Context: an optimization exercise on an open-source flow, tuned for small area. The choices shown serve that exercise and are no tape-out recipe. In this exercise RTL edits were held to simulation tests only and were not proved equivalent to the original. Some runs may be left out. An edit can pass the tests and still lose a function that they never use.

==> run_1/pdn.png <==
Pins as bars on the die edge.
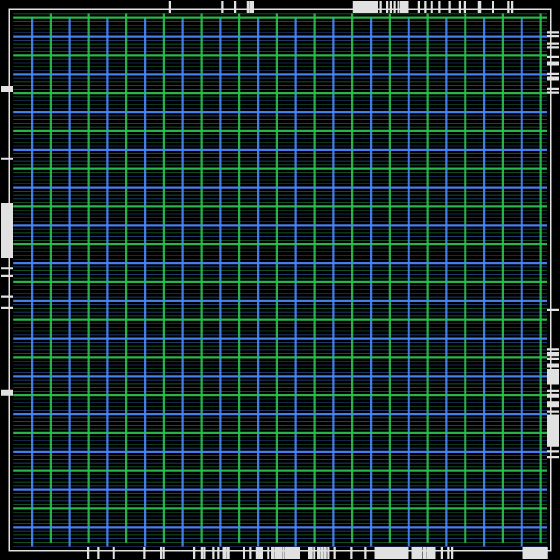
==> run_1/cell_classes.png <==
Fill, decap, tap and diode cells in gray.
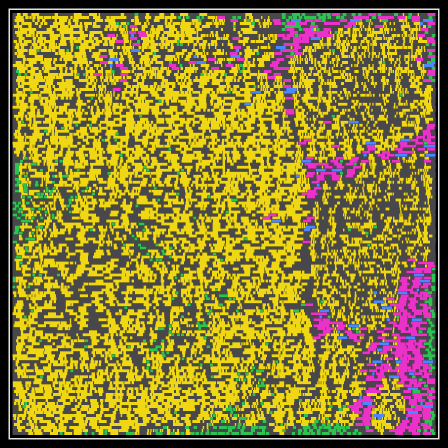
==> run_1/clock_map.png <==
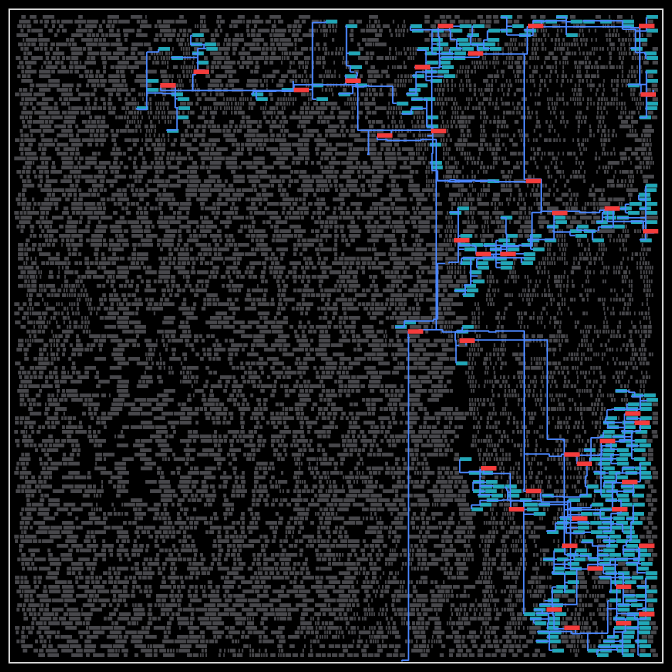
--- flow/design.v: outline only ---
// module fma_mul: 5076 lines
// module fma_fa: 4 lines
// module fma_ha: 4 lines
// module FMA: 448 lines
// module fma64: 14 lines
module fma64 (
		input  logic        clk,
		input  logic [64:0] mult1,
		input  logic [64:0] mult2,
		input  logic [64:0] acc,
		output logic [64:0] out
		);
  // ...
==> flow/run.sh <==
#!/bin/bash
# synth_recipe.tcl (not shown) runs the flow's synth.tcl, then flattens the netlist and writes it again
# the make line also repeats each setting of config.mk as NAME=value (left out here)
make -C /OpenROAD-flow-scripts/flow DESIGN_CONFIG=/design/flow/config.mk WORK_HOME=/design/flow/orfs CLKGATE_MAP_FILE= SYNTH_SCRIPT=/design/flow/synth_recipe.tcl finish
==> flow/config.mk <==
export PLATFORM = sky130hd
export DESIGN_NAME = fma64
export DESIGN_NICKNAME = fma64
export VERILOG_FILES = /design/flow/design.v
export SDC_FILE = /design/flow/constraint.sdc
export NUM_CORES = 4
export LEC_CHECK = 0
export ABC_AREA = 1
export CAP_MARGIN = 10
export CORE_MARGIN = 2
export CORE_UTILIZATION = 55
export SETUP_SLACK_MARGIN = 0.1
export SLEW_MARGIN = 10
export SYNTH_HIERARCHICAL = 1
export SYNTH_MINIMUM_KEEP_SIZE = 0
==> flow/constraint.sdc <==
create_clock -name core_clock -period 12.5 [get_ports {clk}]
set_input_delay 2.5000 -clock core_clock [delete_from_list [all_inputs] [get_ports {clk}]]
set_output_delay 2.5000 -clock core_clock [all_outputs]
set_load 0.01 [all_outputs]
==> impl_metrics.py, run 1 <==
metrics = {
    "run_status": {
        "outcome": "timing/DRC/antenna clean",
    },
    "yosys": {
        "synth_top_family_by_area": "adder cells",
        "synth-edff-count": 0,
        "postSynthAreaPerCell_um2": 8.423,
        "synth-seq-cells": 391,
        "synth_top_area_share_pct": 33.37,
        "synth-simple-area-share_pct": 12.97,
        "synth_seq_area_share_pct": 9.600,
        "async_flop_share_pct": 0,
        "synth_top_area_cell": "fa_1",
        "syn_area_mm2": 0.08154,
        "ys_top_cells_by_area": "fa_1 33%, xor2_1 16%, o22ai_1 11%",
        "synth.area.mux_share_pct": 0.4910,
    },
    "placed_design": {
        "routabilityCongestion": 1.027,
    },
    "timing": {
        "fmax_mhz": 93.17,
        "tightest_slew_ns": 1.336,
        "tns_ns": 0,
    },
    "cells_and_area": {
        "final-nonclk-buf-share_pct": 5.096,
        "clockBufferCount": 46,
        "dominant_cells": "multi-input combinational cells",
        "regArea_mm2": 0.007835,
        "final_nets": 11137,
        "area_growth_pct": 5.564,
        "design.seq.count": 391,
        "diodes": 3,
        "drive_gt1_share_pct": 5.854,
    },
    "critical_path": {
        "critPathSlowestCell": "a21oi_4",
        "crit_path_start_kind": "input pin",
        "r2r_cells": 33,
        "r2r_slack_ns": 4.33,
        "path_common_cell": "fa_1",
        "end_kind": "register",
        "critPathKind": "in -> reg",
    },
    "clock_network": {
        "clk_latency_ns": 0.62,
        "ctsResizeCount": 0,
        "htree_levels": 2,
        "cts_buffer_depth": 3,
        "numCtsBuffers": 40,
        "holdBufCountCts": 0,
        "root_buffer": "clkbuf_16",
        "path_clk_slew_ns": 0.06,
        "clock_sinks": 391,
    },
    "grt": {
        "antenna_found_initial": 6,
        "grt_pass1_wl_um": 496900,
        "track_usage_pct": 43.83,
        "grt_pass1_vias": 76731,
    },
    "drt": {
        "drt_wl_total_um": 337500,
        "vias": 75809,
        "wl_per_cell_um": 30.02,
        "viasPerCell": 6.743,
        "ant_nets": 0,
    },
    "floorplan": {
        "ios": 261,
        "die-area_mm2": 0.1514,
    },
    "min_path": {
        "hold_class": "reg -> reg",
    },
}
## Picture notes: pdn.png
VSS -> blue
VDD -> green
met5 straps = 28
rows = 141
core box area: 0.1475 mm²
Die Wd: 389.0 µm
Die Y: 389.0 µm

## Picture notes: cell_classes.png
flip-flops -> magenta  # cells 391, share of their area 9.4%
all other logic -> yellow  # cells 8349, share of their area 84%
other buffers and delay cells -> green  # cells 499, share of their area 5.2%
clock drivers and dummy loads -> blue  # cells 71, share of their area 1.6%
Seq/total area: 9.102%
Layout Utilization: 58.36%
num rows: 141
Design Area, Final: 0.08608 mm²

## Picture notes: clock_map.png
cells driving clock nets -> red  # count 40
clock wires -> blue  # length 5080 µm
flip-flops -> cyan  # count 391
routed clock nets = 41
clk_skew: 0.03627 ns

[run 1: critical path, delay by kind of cell]
| family | cells | cell delay, ns |
|---|---|---|
| AOI/OAI and AO/OA | 4 | 1.68 |
| buffers and inverters | 2 | 0.92 |
| adders and majority gates | 8 | 3.90 |
| and+or+nand+nor | 11 | 1.88 |
| xor gates and xnor gates | 1 | 0.21 |
[run 1: placed cells by master (no fill, tap or decap), types with 6 or more instances in the layout]
cell and count:
a21o_1 7, xor2_1 1460, clkinv_2 6, ha_1 301, or2_2 7, a21oi_1 245
o211ai_1 27, a21oi_4 27, o22ai_1 1383, inv_6 7, o21bai_1 10, conb_1 26
fa_1 1359, inv_2 73, nand4_1 54, clkbuf_16 40, mux2i_1 40, buf_4 261
nor2_1 339, o21ai_0 352, nor2_2 10, o21a_1 16, xnor2_1 22, a211oi_1 30
clkdlybuf4s50_1 232, nor3_1 26, nand3_1 507, nand2_1 1461, o21ai_1 30, inv_1 390
nor2_4 6, nand3_2 9, nor4_1 6, nand2_2 50, dfxtp_1 387, nand2_4 10
a31oi_1 14
[run 1: through the flow]
stage	cell area (µm²)	utilization (%)	worst slack, ns	cells	hold WS (ns)
2_1_floorplan	81630	-	3.411	9705	0.3096
3_3_place_gp	84740	57.46	1.334	11169	0.3101
3_5_place_dp	84740	57.46	1.318	11169	0.3121
4_1_cts	86070	58.36	1.909	11240	0.3252
5_1_grt	86070	58.36	1.622	11240	0.3290
6_report	86080	58.36	1.767	11243	0.3210
[run 1: metal layers]
layer / vias up / share of wire (%) / track usage, %
li1: 31693 / - / -
met1: 36834 / 36 / 54.78
met2: 5856 / 44 / 66.85
met3: 1424 / 13 / 13.95
met4: 2 / 6.8 / 25.16
met5: - / 0.0041 / 0.1276
==> inputs of run 2 (changes only) <==
==> flow/flow/run.sh (new file) <==
#!/bin/bash
# The standard layout flow, with plain buffers (buf_1) on the ports instead of
# the flow's default port buffer cell. Everything else is standard.sh.
set -e
export BUFFER_PORTS_ARGS="-buffer_cell sky130_fd_sc_hd__buf_1"
bash standard.sh > standard.log 2>&1
==> flow/standard.sh (new file) <==
#!/bin/bash
# synth_recipe.tcl (not shown) runs the flow's synth.tcl, then flattens the netlist and writes it again
# the make line also repeats each setting of config.mk as NAME=value (left out here)
make -C /OpenROAD-flow-scripts/flow DESIGN_CONFIG=/design/flow/config.mk WORK_HOME=/design/flow/orfs CLKGATE_MAP_FILE= SYNTH_SCRIPT=/design/flow/synth_recipe.tcl "${@:-finish}"
removed: flow/run.sh
==> run 2 against run 1 <==
Sequential share of layout area up 0.15 points. Wire length increased by 1.3%. Area after synthesis unchanged. Design area fell by 1.6%. Register-to-register slack gained 0.07 ns. Die area unchanged. Utilization decreased by 0.93 points. Final cell count about the same. Critical endpoint is now fma.prod_r1[43]$_DFF_P_. Largest cell class unchanged.
==> impl_metrics.py, run 2 <==
metrics = {
    "yosys": {
        "ys_top_cells_by_area": "fa_1 33%, xor2_1 16%, o22ai_1 11%",
        "synth-simple-area-share_pct": 12.97,
        "synth.area.mux_share_pct": 0.4910,
        "synth-seq-cells": 391,
        "synth_top_area_share_pct": 33.37,
        "synth_warnings": 7,
        "synth-edff-count": 0,
        "syn_area_mm2": 0.08154,
        "postSynthAreaPerCell_um2": 8.423,
        "synth_top_family_by_area": "adder cells",
        "async_flop_share_pct": 0,
        "synth_top_area_cell": "fa_1",
    },
    "grt": {
        "grt_util_met1_pct": 54.71,
        "use_met3_pct": 13.51,
        "grt_max_degree": 80,
        "antenna_found_initial": 10,
        "grt_pass1_wl_um": 501300,
        "grt-busiest-layer": "met2",
        "use_met2_pct": 68.08,
        "grt_pass1_vias": 77759,
        "grt_overflow": 0,
        "track_usage_pct": 44.35,
    },
    "critical_path": {
        "path_buf_inv": 3,
        "critPathSlowestCell": "nand2_2",
        "r2r_slack_ns": 4.40,
        "cpLargestDelayFamily": "adder cells",
        "r2r_cells": 33,
        "crit_path_start_kind": "input pin",
        "end_kind": "register",
    },
    "clock_network": {
        "cts_tree": "built",
        "ctsResizeCount": 0,
        "cts_buffer_depth": 3,
        "path_clk_slew_ns": 0.07,
        "htree_levels": 2,
        "clock_sinks": 391,
        "root_buffer": "clkbuf_16",
        "numCtsBuffers": 40,
    },
    "placed_design": {
        "routabilityCongestion": 1.006,
        "postPlaceCellArea_mm2": 0.08333,
        "place_inst": 11171,
    },
    "run_status": {
        "outcome": "timing/DRC/antenna clean",
    },
    "timing": {
        "relSlewSlack_pct": 8.668,
        "tns_ns": 0,
        "fmax_mhz": 94.66,
        "tightest_slew_ns": 1.367,
    },
    "cells_and_area": {
        "final_cell_mix": "1461 x nand2_1, 1460 x xor2_1, 1383 x o22ai_1",
        "final_common_cell": "nand2_1",
        "drive_gt1_share_pct": 5.895,
        "area_growth_pct": 3.881,
    },
    "drt": {
        "viasPerCell": 6.813,
        "vias": 76644,
        "ant_nets": 0,
        "wl_per_cell_um": 30.40,
    },
    "min_path": {
        "hold_class": "reg -> reg",
    },
    "floorplan": {
        "die_y_um": 389.0,
        "core_area_mm2": 0.1475,
        "fp-row-count": 141,
    },
}
==> run 2: cell counts after synthesis <==
No cell type changed its count.
==> run 2: cell families (layout without fill, tap and decap cells) <==
family,after synthesis,in the layout
AO/OA/AOI/OAI,2173,2173
XOR/XNOR,1482,1482
adder cells (fa/ha/maj),1660,1660
buffers and inverters,1432,1040
flip-flops,391,391
multiplexers,40,40
other,2,33
AND/OR/NAND/NOR,2501,2501
==> run 2: per-stage QoR <==
| step | setup slack [ns] | hold WS, ns | util [%] |
|---|---|---|---|
| 2_1_floorplan | 3.411 | 0.3096 | - |
| 3_3_place_gp | 1.553 | 0.3106 | 56.49 |
| 3_5_place_dp | 1.488 | 0.3121 | 56.50 |
| 4_1_cts | 2.099 | 0.2949 | 57.42 |
| 5_1_grt | 1.520 | 0.3248 | 57.43 |
| 6_report | 1.936 | 0.3094 | 57.43 |
==> run 2: final cells by class <==
type	count	area, µm²
Clock inverter	23	245.2
Multi-Input combinational cell	7882	68360
Fill cell	13649	62780
Inverter	467	1758
Timing Repair Buffer	501	2963
Tap cell	1930	2415
Antenna cell	7	17.52
Clock buffer	49	1116
Sequential cell	391	7835
==> run 2: layer usage <==
layer  routed length (µm)  vias up
met5                   66        -
met4                26020       10
met3                44500     1703
met2               148900     5938
met1               122500    37289
li1                     -    31704
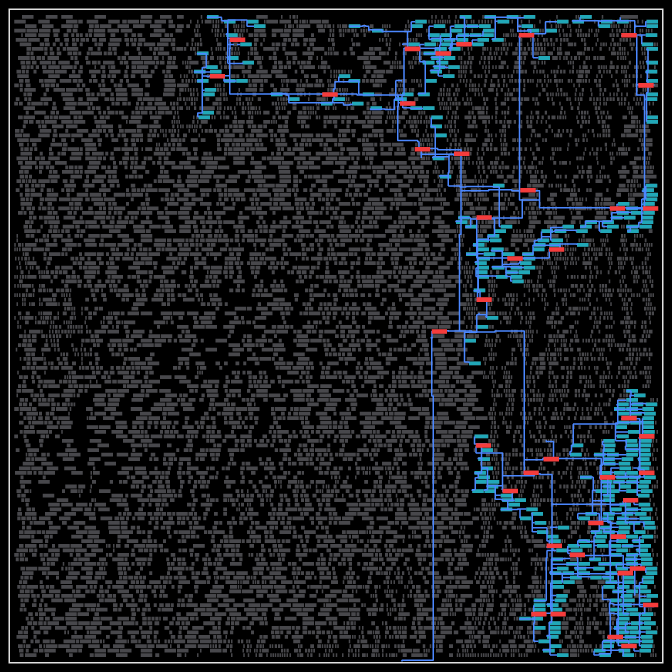
(run_2/clock_map.png)
flip-flops -> cyan  # count 391
cells driving clock nets -> red  # count 40
clock wires -> blue  # length 4840 µm
routed clock nets = 41
clk_skew: 0.04202 ns
clock latency on the worst-skew pair: 0.60 ns

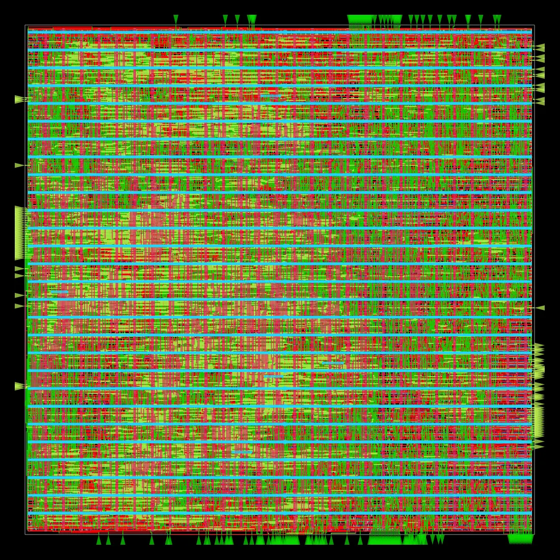
(run_2/final_all.png)
die area: 0.1514 mm²
num ports: 261
Design Area, Final: 0.08471 mm²
Non-Filler Instances: 11.25k
final WL: 342000 µm

==> inputs of run 3 (changes only) <==
==> flow/flow/run.sh (replaced) <==
#!/bin/bash
# The standard layout flow, with plain buffers (buf_1) on the ports instead of
# the flow's default port buffer cell, and clock tree synthesis without dummy
# loads. Everything else is standard.sh.
set -e
export BUFFER_PORTS_ARGS="-buffer_cell sky130_fd_sc_hd__buf_1"
export CTS_ARGS="-sink_clustering_enable -repair_clock_nets -dont_use_dummy_load"
bash standard.sh > standard.log 2>&1
--- a/flow/config.mk
+++ b/flow/config.mk
@@ -8,7 +8,8 @@
 export ABC_AREA = 1
 export CAP_MARGIN = 10
 export CORE_MARGIN = 2
-export CORE_UTILIZATION = 55
+export CORE_UTILIZATION = 60
+export PLACE_DENSITY = 0.7
 export SETUP_SLACK_MARGIN = 0.1
 export SLEW_MARGIN = 10
 export SYNTH_HIERARCHICAL = 1
==> run 3 against run 2 <==
Still clean. Global-route usage rose by 2.9 points. Maximum frequency fell by 1.9%. Die area fell by 8.3%. Register-to-register slack got worse by 0.16 ns. Wire length fell by 1.9%. Highest routed layer unchanged.
==> impl_metrics.py, run 3 <==
metrics = {
    "yosys": {
        "syn_area_mm2": 0.08154,
        "synth-edff-count": 0,
        "ys_top_cells_by_area": "fa_1 33%, xor2_1 16%, o22ai_1 11%",
        "postSynthAreaPerCell_um2": 8.423,
        "synth_top_area_cell": "fa_1",
    },
    "drt": {
        "viasPerCell": 7.010,
        "drt_wl_total_um": 335400,
        "ant_nets": 0,
        "wl_per_cell_um": 30.36,
    },
    "floorplan": {
        "die-area_mm2": 0.1389,
        "ios": 261,
    },
    "grt": {
        "grt_pass1_wl_um": 494300,
        "grt_pass1_vias": 77551,
        "track_usage_pct": 47.24,
        "grt_max_degree": 80,
    },
    "clock_network": {
        "numCtsBuffers": 36,
        "clock_sinks": 391,
        "cts_tree": "built",
        "ctsResizeCount": 0,
    },
    "timing": {
        "tns_ns": 0,
        "tightest_slew_ns": 1.387,
    },
    "cells_and_area": {
        "postLayoutCellArea_mm2": 0.08382,
        "area_growth_pct": 2.797,
    },
    "critical_path": {
        "critPathSlowestCell": "a21oi_4",
        "r2r_slack_ns": 4.24,
        "r2r_cells": 34,
    },
    "placed_design": {
        "routabilityCongestion": 1.030,
        "place_inst": 10996,
        "postPlaceCellArea_mm2": 0.08289,
    },
    "run_status": {
        "outcome": "timing/DRC/antenna clean",
    },
}
[run 3: cell types whose count changed in the layout (fill, tap and decap cells not counted), moves of 4 or more]
| cell | before | now |
|---|---|---|
| buf_4 | 235 | 214 |
| clkbuf_8 | 6 | 0 |
| clkinv_2 | 9 | 3 |
| diode_2 | 7 | 13 |
| buf_12 | 6 | 1 |
| clkbuf_16 | 41 | 36 |
| inv_6 | 4 | 0 |
| inv_8 | 4 | 0 |
[run 3: layout make-up]
class / count / area, µm² / area share (%)
Inverter: 467 / 1759 / 2.099
Timing Repair Buffer: 475 / 2705 / 3.227
Antenna cell: 13 / 32.53 / 0.03881
Sequential cell: 391 / 7835 / 9.347
Clock buffer: 36 / 900.9 / 1.075
Multi-Input combinational cell: 7882 / 68360 / 81.55
Tap cell: 1781 / 2228 / 2.658
[run 3: per-layer routing]
layer / GRT usage (%) / vias up / wire (µm)
met5: 0 / - / 84
met4: 30.95 / 10 / 27910
met3: 18.05 / 1908 / 49880
met2: 68.69 / 6692 / 139300
met1: 58.52 / 37213 / 118200
li1: - / 31605 / -
[run 3: cells by family after synthesis]
| family | after synthesis |
|---|---|
| simple gates | 2501 |
| compound gates | 2173 |
| fa+ha+maj | 1660 |
| xor+xnor | 1482 |
| buf+inv | 1432 |
| flops | 391 |
| mux | 40 |
| other cells | 2 |
[run 3: stage by stage]
step / hold WS, ns / util, % / worst slack, ns
3_3_place_gp: 0.3101 / 61.34 / 1.615
4_1_cts: 0.2966 / 62.01 / 2.143
6_report: 0.2904 / 62.03 / 1.731
3_5_place_dp: 0.3121 / 61.34 / 1.583
5_1_grt: 0.2940 / 62.01 / 1.539
2_1_floorplan: 0.3096 / - / 3.411
[run 3: critical path, delay by kind of cell]
family                     cells  cell delay [ns]
adders and majority gates      8             3.77
and+or+nand+nor               14             2.33
AOI/OAI and AO/OA              2             1.25
buffers and inverters          2             0.99
xor gates and xnor gates       1             0.22
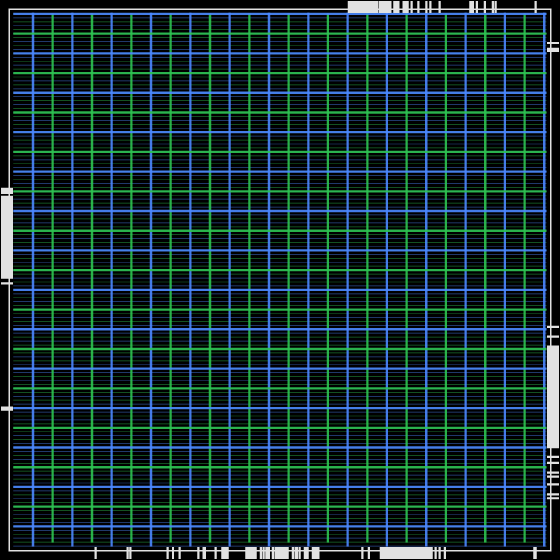
(run_3/pdn.png)
Pins as bars on the die edge.
VDD -> green
VSS -> blue
rows = 135
met1 rails = 136
met4 straps = 27
core box area: 0.1351 mm²
Die Y: 372.6 µm
Die Wd: 372.6 µm

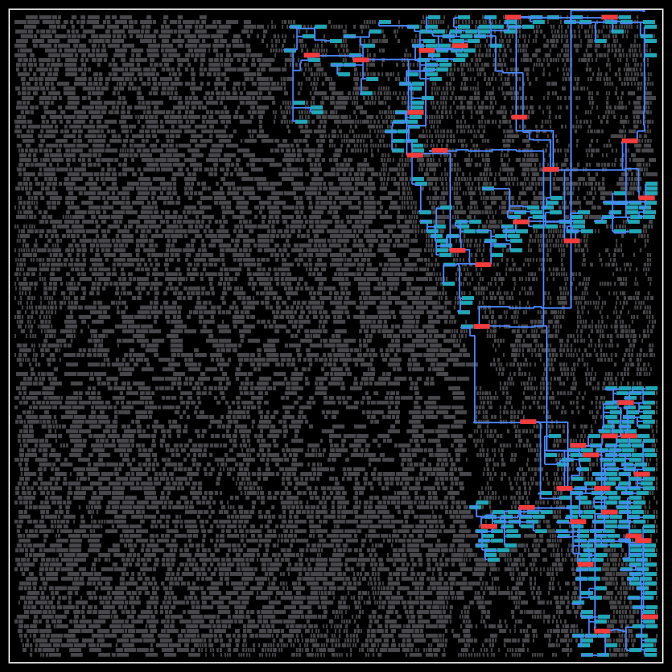
(run_3/clock_map.png)
cells driving clock nets -> red  # count 36
clock wires -> blue  # length 4760 µm
flip-flops -> cyan  # count 391
routed clock nets = 37
clk_skew: 0.03825 ns
clock latency on the worst-skew pair: 0.57 ns

==> inputs of run 4 (changes only) <==
==> flow/flow/run.sh (replaced) <==
#!/bin/bash
# The standard layout flow, with plain buffers (buf_1) on the ports instead of
# the flow's default port buffer cell, and clock tree synthesis without dummy
# loads and with larger sink clusters. Everything else is standard.sh.
set -e
export BUFFER_PORTS_ARGS="-buffer_cell sky130_fd_sc_hd__buf_1"
export CTS_ARGS="-sink_clustering_enable -repair_clock_nets -dont_use_dummy_load -sink_clustering_size 30 -sink_clustering_max_diameter 150"
bash standard.sh > standard.log 2>&1
==> run 4 against run 3 <==
Die area is the same. Largest cell class unchanged. Critical endpoint is now fma.prod_r1[39]$_DFF_P_. Sequential share of layout area grew 0.055 points. Highest routed layer unchanged.
==> impl_metrics.py, run 4 <==
metrics = {
    "run_status": {
        "outcome": "timing/DRC/antenna clean",
    },
    "floorplan": {
        "die_y_um": 372.6,
        "die_x_um": 372.6,
        "ios": 261,
        "die-area_mm2": 0.1389,
        "core_area_mm2": 0.1351,
    },
    "drt": {
        "ant_nets": 0,
        "drc": 0,
        "viasPerCell": 6.989,
        "wl_per_cell_um": 30.38,
        "drt_pass1_iterations": 10,
        "drt_wl_total_um": 334800,
    },
    "critical_path": {
        "critPathKind": "in -> reg",
        "crit_path_start_kind": "input pin",
        "cp_num_cells": 27,
        "critPathSlowestCell": "a21oi_4",
        "cpLargestDelayFamily": "adder cells",
        "r2r_slack_ns": 4.24,
        "r2r_cells": 36,
        "path_buf_inv": 2,
    },
    "clock_network": {
        "numCtsBuffers": 17,
        "clk_latency_ns": 0.56,
        "root_buffer": "clkbuf_16",
        "cts_tree": "built",
        "clock_sinks": 391,
        "cts_buffer_depth": 3,
        "ctsResizeCount": 0,
    },
    "yosys": {
        "synth_top_area_cell": "fa_1",
        "synth_seq_area_share_pct": 9.600,
        "synth-edff-count": 0,
        "synth.most_common_cell": "nand2_1",
        "yosys-top-cells-count": "1487 x nand2_1, 1460 x xor2_1, 1383 x o22ai_1",
        "postSynthAreaPerCell_um2": 8.423,
        "syn_area_mm2": 0.08154,
        "ys_top_cells_by_area": "fa_1 33%, xor2_1 16%, o22ai_1 11%",
        "synth_cell_types": 61,
    },
    "cells_and_area": {
        "multi_input_area_mm2": 0.06836,
        "area_growth_pct": 2.196,
        "fillCellCount": 12018,
        "regArea_mm2": 0.007835,
        "final_common_cell": "nand2_1",
    },
    "timing": {
        "skew_ns": 0.05951,
        "tns_ns": 0,
        "tightest_slew_ns": 1.347,
        "rsz0062_at_grt": "false",
        "report.final.slew_viol_count": 0,
    },
    "grt": {
        "grt_max_degree": 80,
        "grt_pass1_vias": 77325,
        "grt_pass1_wl_um": 493000,
        "track_usage_pct": 47.08,
    },
    "placed_design": {
        "postPlaceCellArea_mm2": 0.08289,
        "routabilityCongestion": 1.030,
        "place_inst": 10996,
    },
    "min_path": {
        "holdPathStages": 0,
        "hold_class": "reg -> reg",
    },
}
## run 4: cell counts after synthesis
No cell type changed its count.
## run 4: per-stage QoR
step | setup WS [ns] | hold slack (ns)
finish | 1.712 | 0.3324
global route | 1.528 | 0.3401
CTS | 2.116 | 0.3354
detailed placement | 1.583 | 0.3121
global placement | 1.615 | 0.3101
floorplan | 3.411 | 0.3096
## run 4: cell families (layout without fill, tap and decap cells)
family,Yosys count,count (layout),synth area share (%)
other,2,33,0.009210
multiplexers,40,40,0.4910
AO/OA/AOI/OAI,2173,2173,15.91
AND/OR/NAND/NOR,2501,2501,12.97
adder cells (fa/ha/maj),1660,1660,37.98
buffers and inverters,1432,959,7.126
flip-flops,391,391,9.600
XOR/XNOR,1482,1482,15.92
## run 4: metal layers
layer	part of all wire, %	track usage [%]
met1	35	58.43
met2	42	68.86
met3	15	17.76
met4	8.2	30.07
met5	0.011	0
## run 4: cell type report
cell class,count,area share (%)
clock buffer,17,0.5105
tap,1781,2.674
antenna,7,0.02102
sequential,391,9.402
timing repair buffer,475,3.246
multi-input combinational,7882,82.03
inverter,467,2.111
## run 4: worst register-to-register path: cells and delay by family, from the launching register on
family	cells	cell delay, ns
xor+xnor	1	0.20
flops	1	0.34
fa+ha+maj	4	1.36
compound gates	3	0.51
buf+inv	11	2.89
simple gates	17	2.91
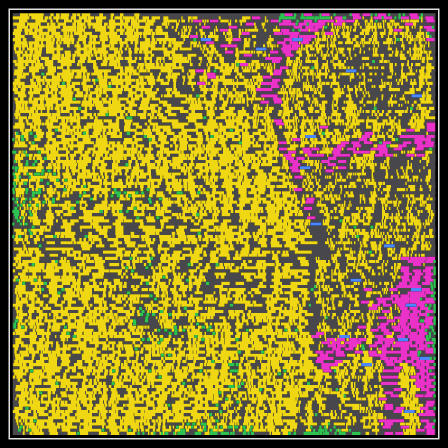
(run_4/cell_classes.png)
Fill, decap, tap and diode cells in gray.
cells driving clock nets -> blue  # cells 17, share of their area 0.52%
other buffers and delay cells -> green  # cells 475, share of their area 3.3%
flip-flops -> magenta  # cells 391, share of their area 9.7%
all other logic -> yellow  # cells 8349, share of their area 86%
Design Area, Final: 0.08333 mm²
Layout Utilization: 61.67%

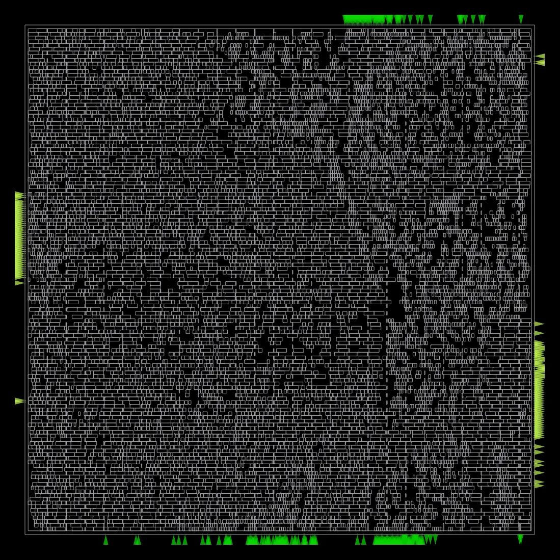
(run_4/final_placement.png)
Seq/total area: 9.402%
Non-Filler Instances: 11.02k
num rows: 135


## Gallery

Full-chip view from the flow's report step.
panel A
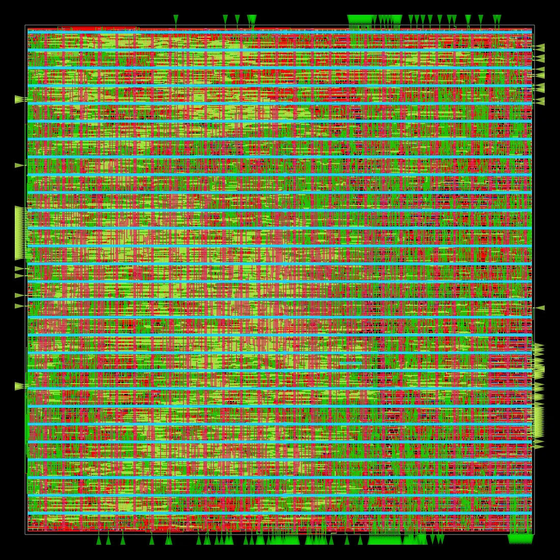
panel B
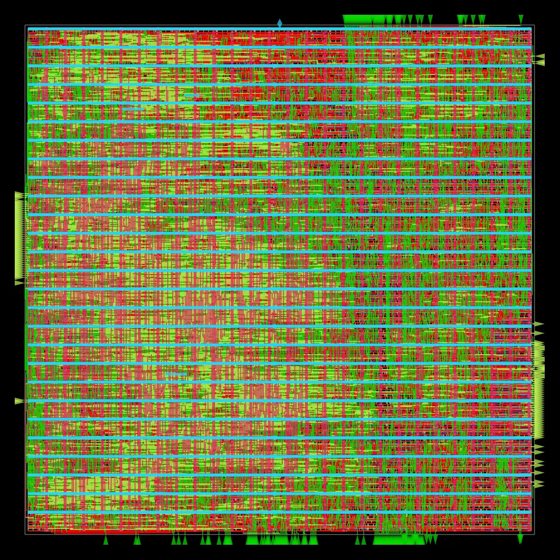
Panel B is run 4.
Panel A is run 1.

separate check: timing with driven ports:
No port has a modelled driver above. Below, the same layouts with a new extraction and two added sets of constraints. Step 1 assumes that a clkbuf_16 drives the clock port and a buf_2 every other input. Step 2 moves the port delays by t, midway between the first and last clock arrival at a register: inputs arrive t later, outputs are due t later. That takes back most of the time a late clock gives input paths. Slacks: no drivers / after step 1 / after step 2; pairs: no drivers / after step 1.
| run | t, ns | slack for setup (ns) | hold slack, ns | clock arrival spread, ns | worst data-port slew with drivers (ns) |
|---|---|---|---|---|---|
| run 1 | 0.662 | 1.767 / 1.808 / 1.146 | 0.321 / 0.321 / 0.321 | 0.038 / 0.038 | 0.24 |
| run 2 | 0.639 | 1.936 / 1.951 / 1.312 | 0.309 / 0.309 / 0.309 | 0.043 / 0.043 | 0.20 |
| run 3 | 0.621 | 1.731 / 1.755 / 1.135 | 0.290 / 0.290 / 0.290 | 0.043 / 0.043 | 0.21 |
| run 4 | 0.603 | 1.712 / 1.739 / 1.136 | 0.332 / 0.332 / 0.332 | 0.063 / 0.063 | 0.20 |
After both steps setup and hold are still met in every run listed. The setup slack of run 2, which loses most, moves by +0.015 ns with the drivers and by -0.624 ns with both steps.
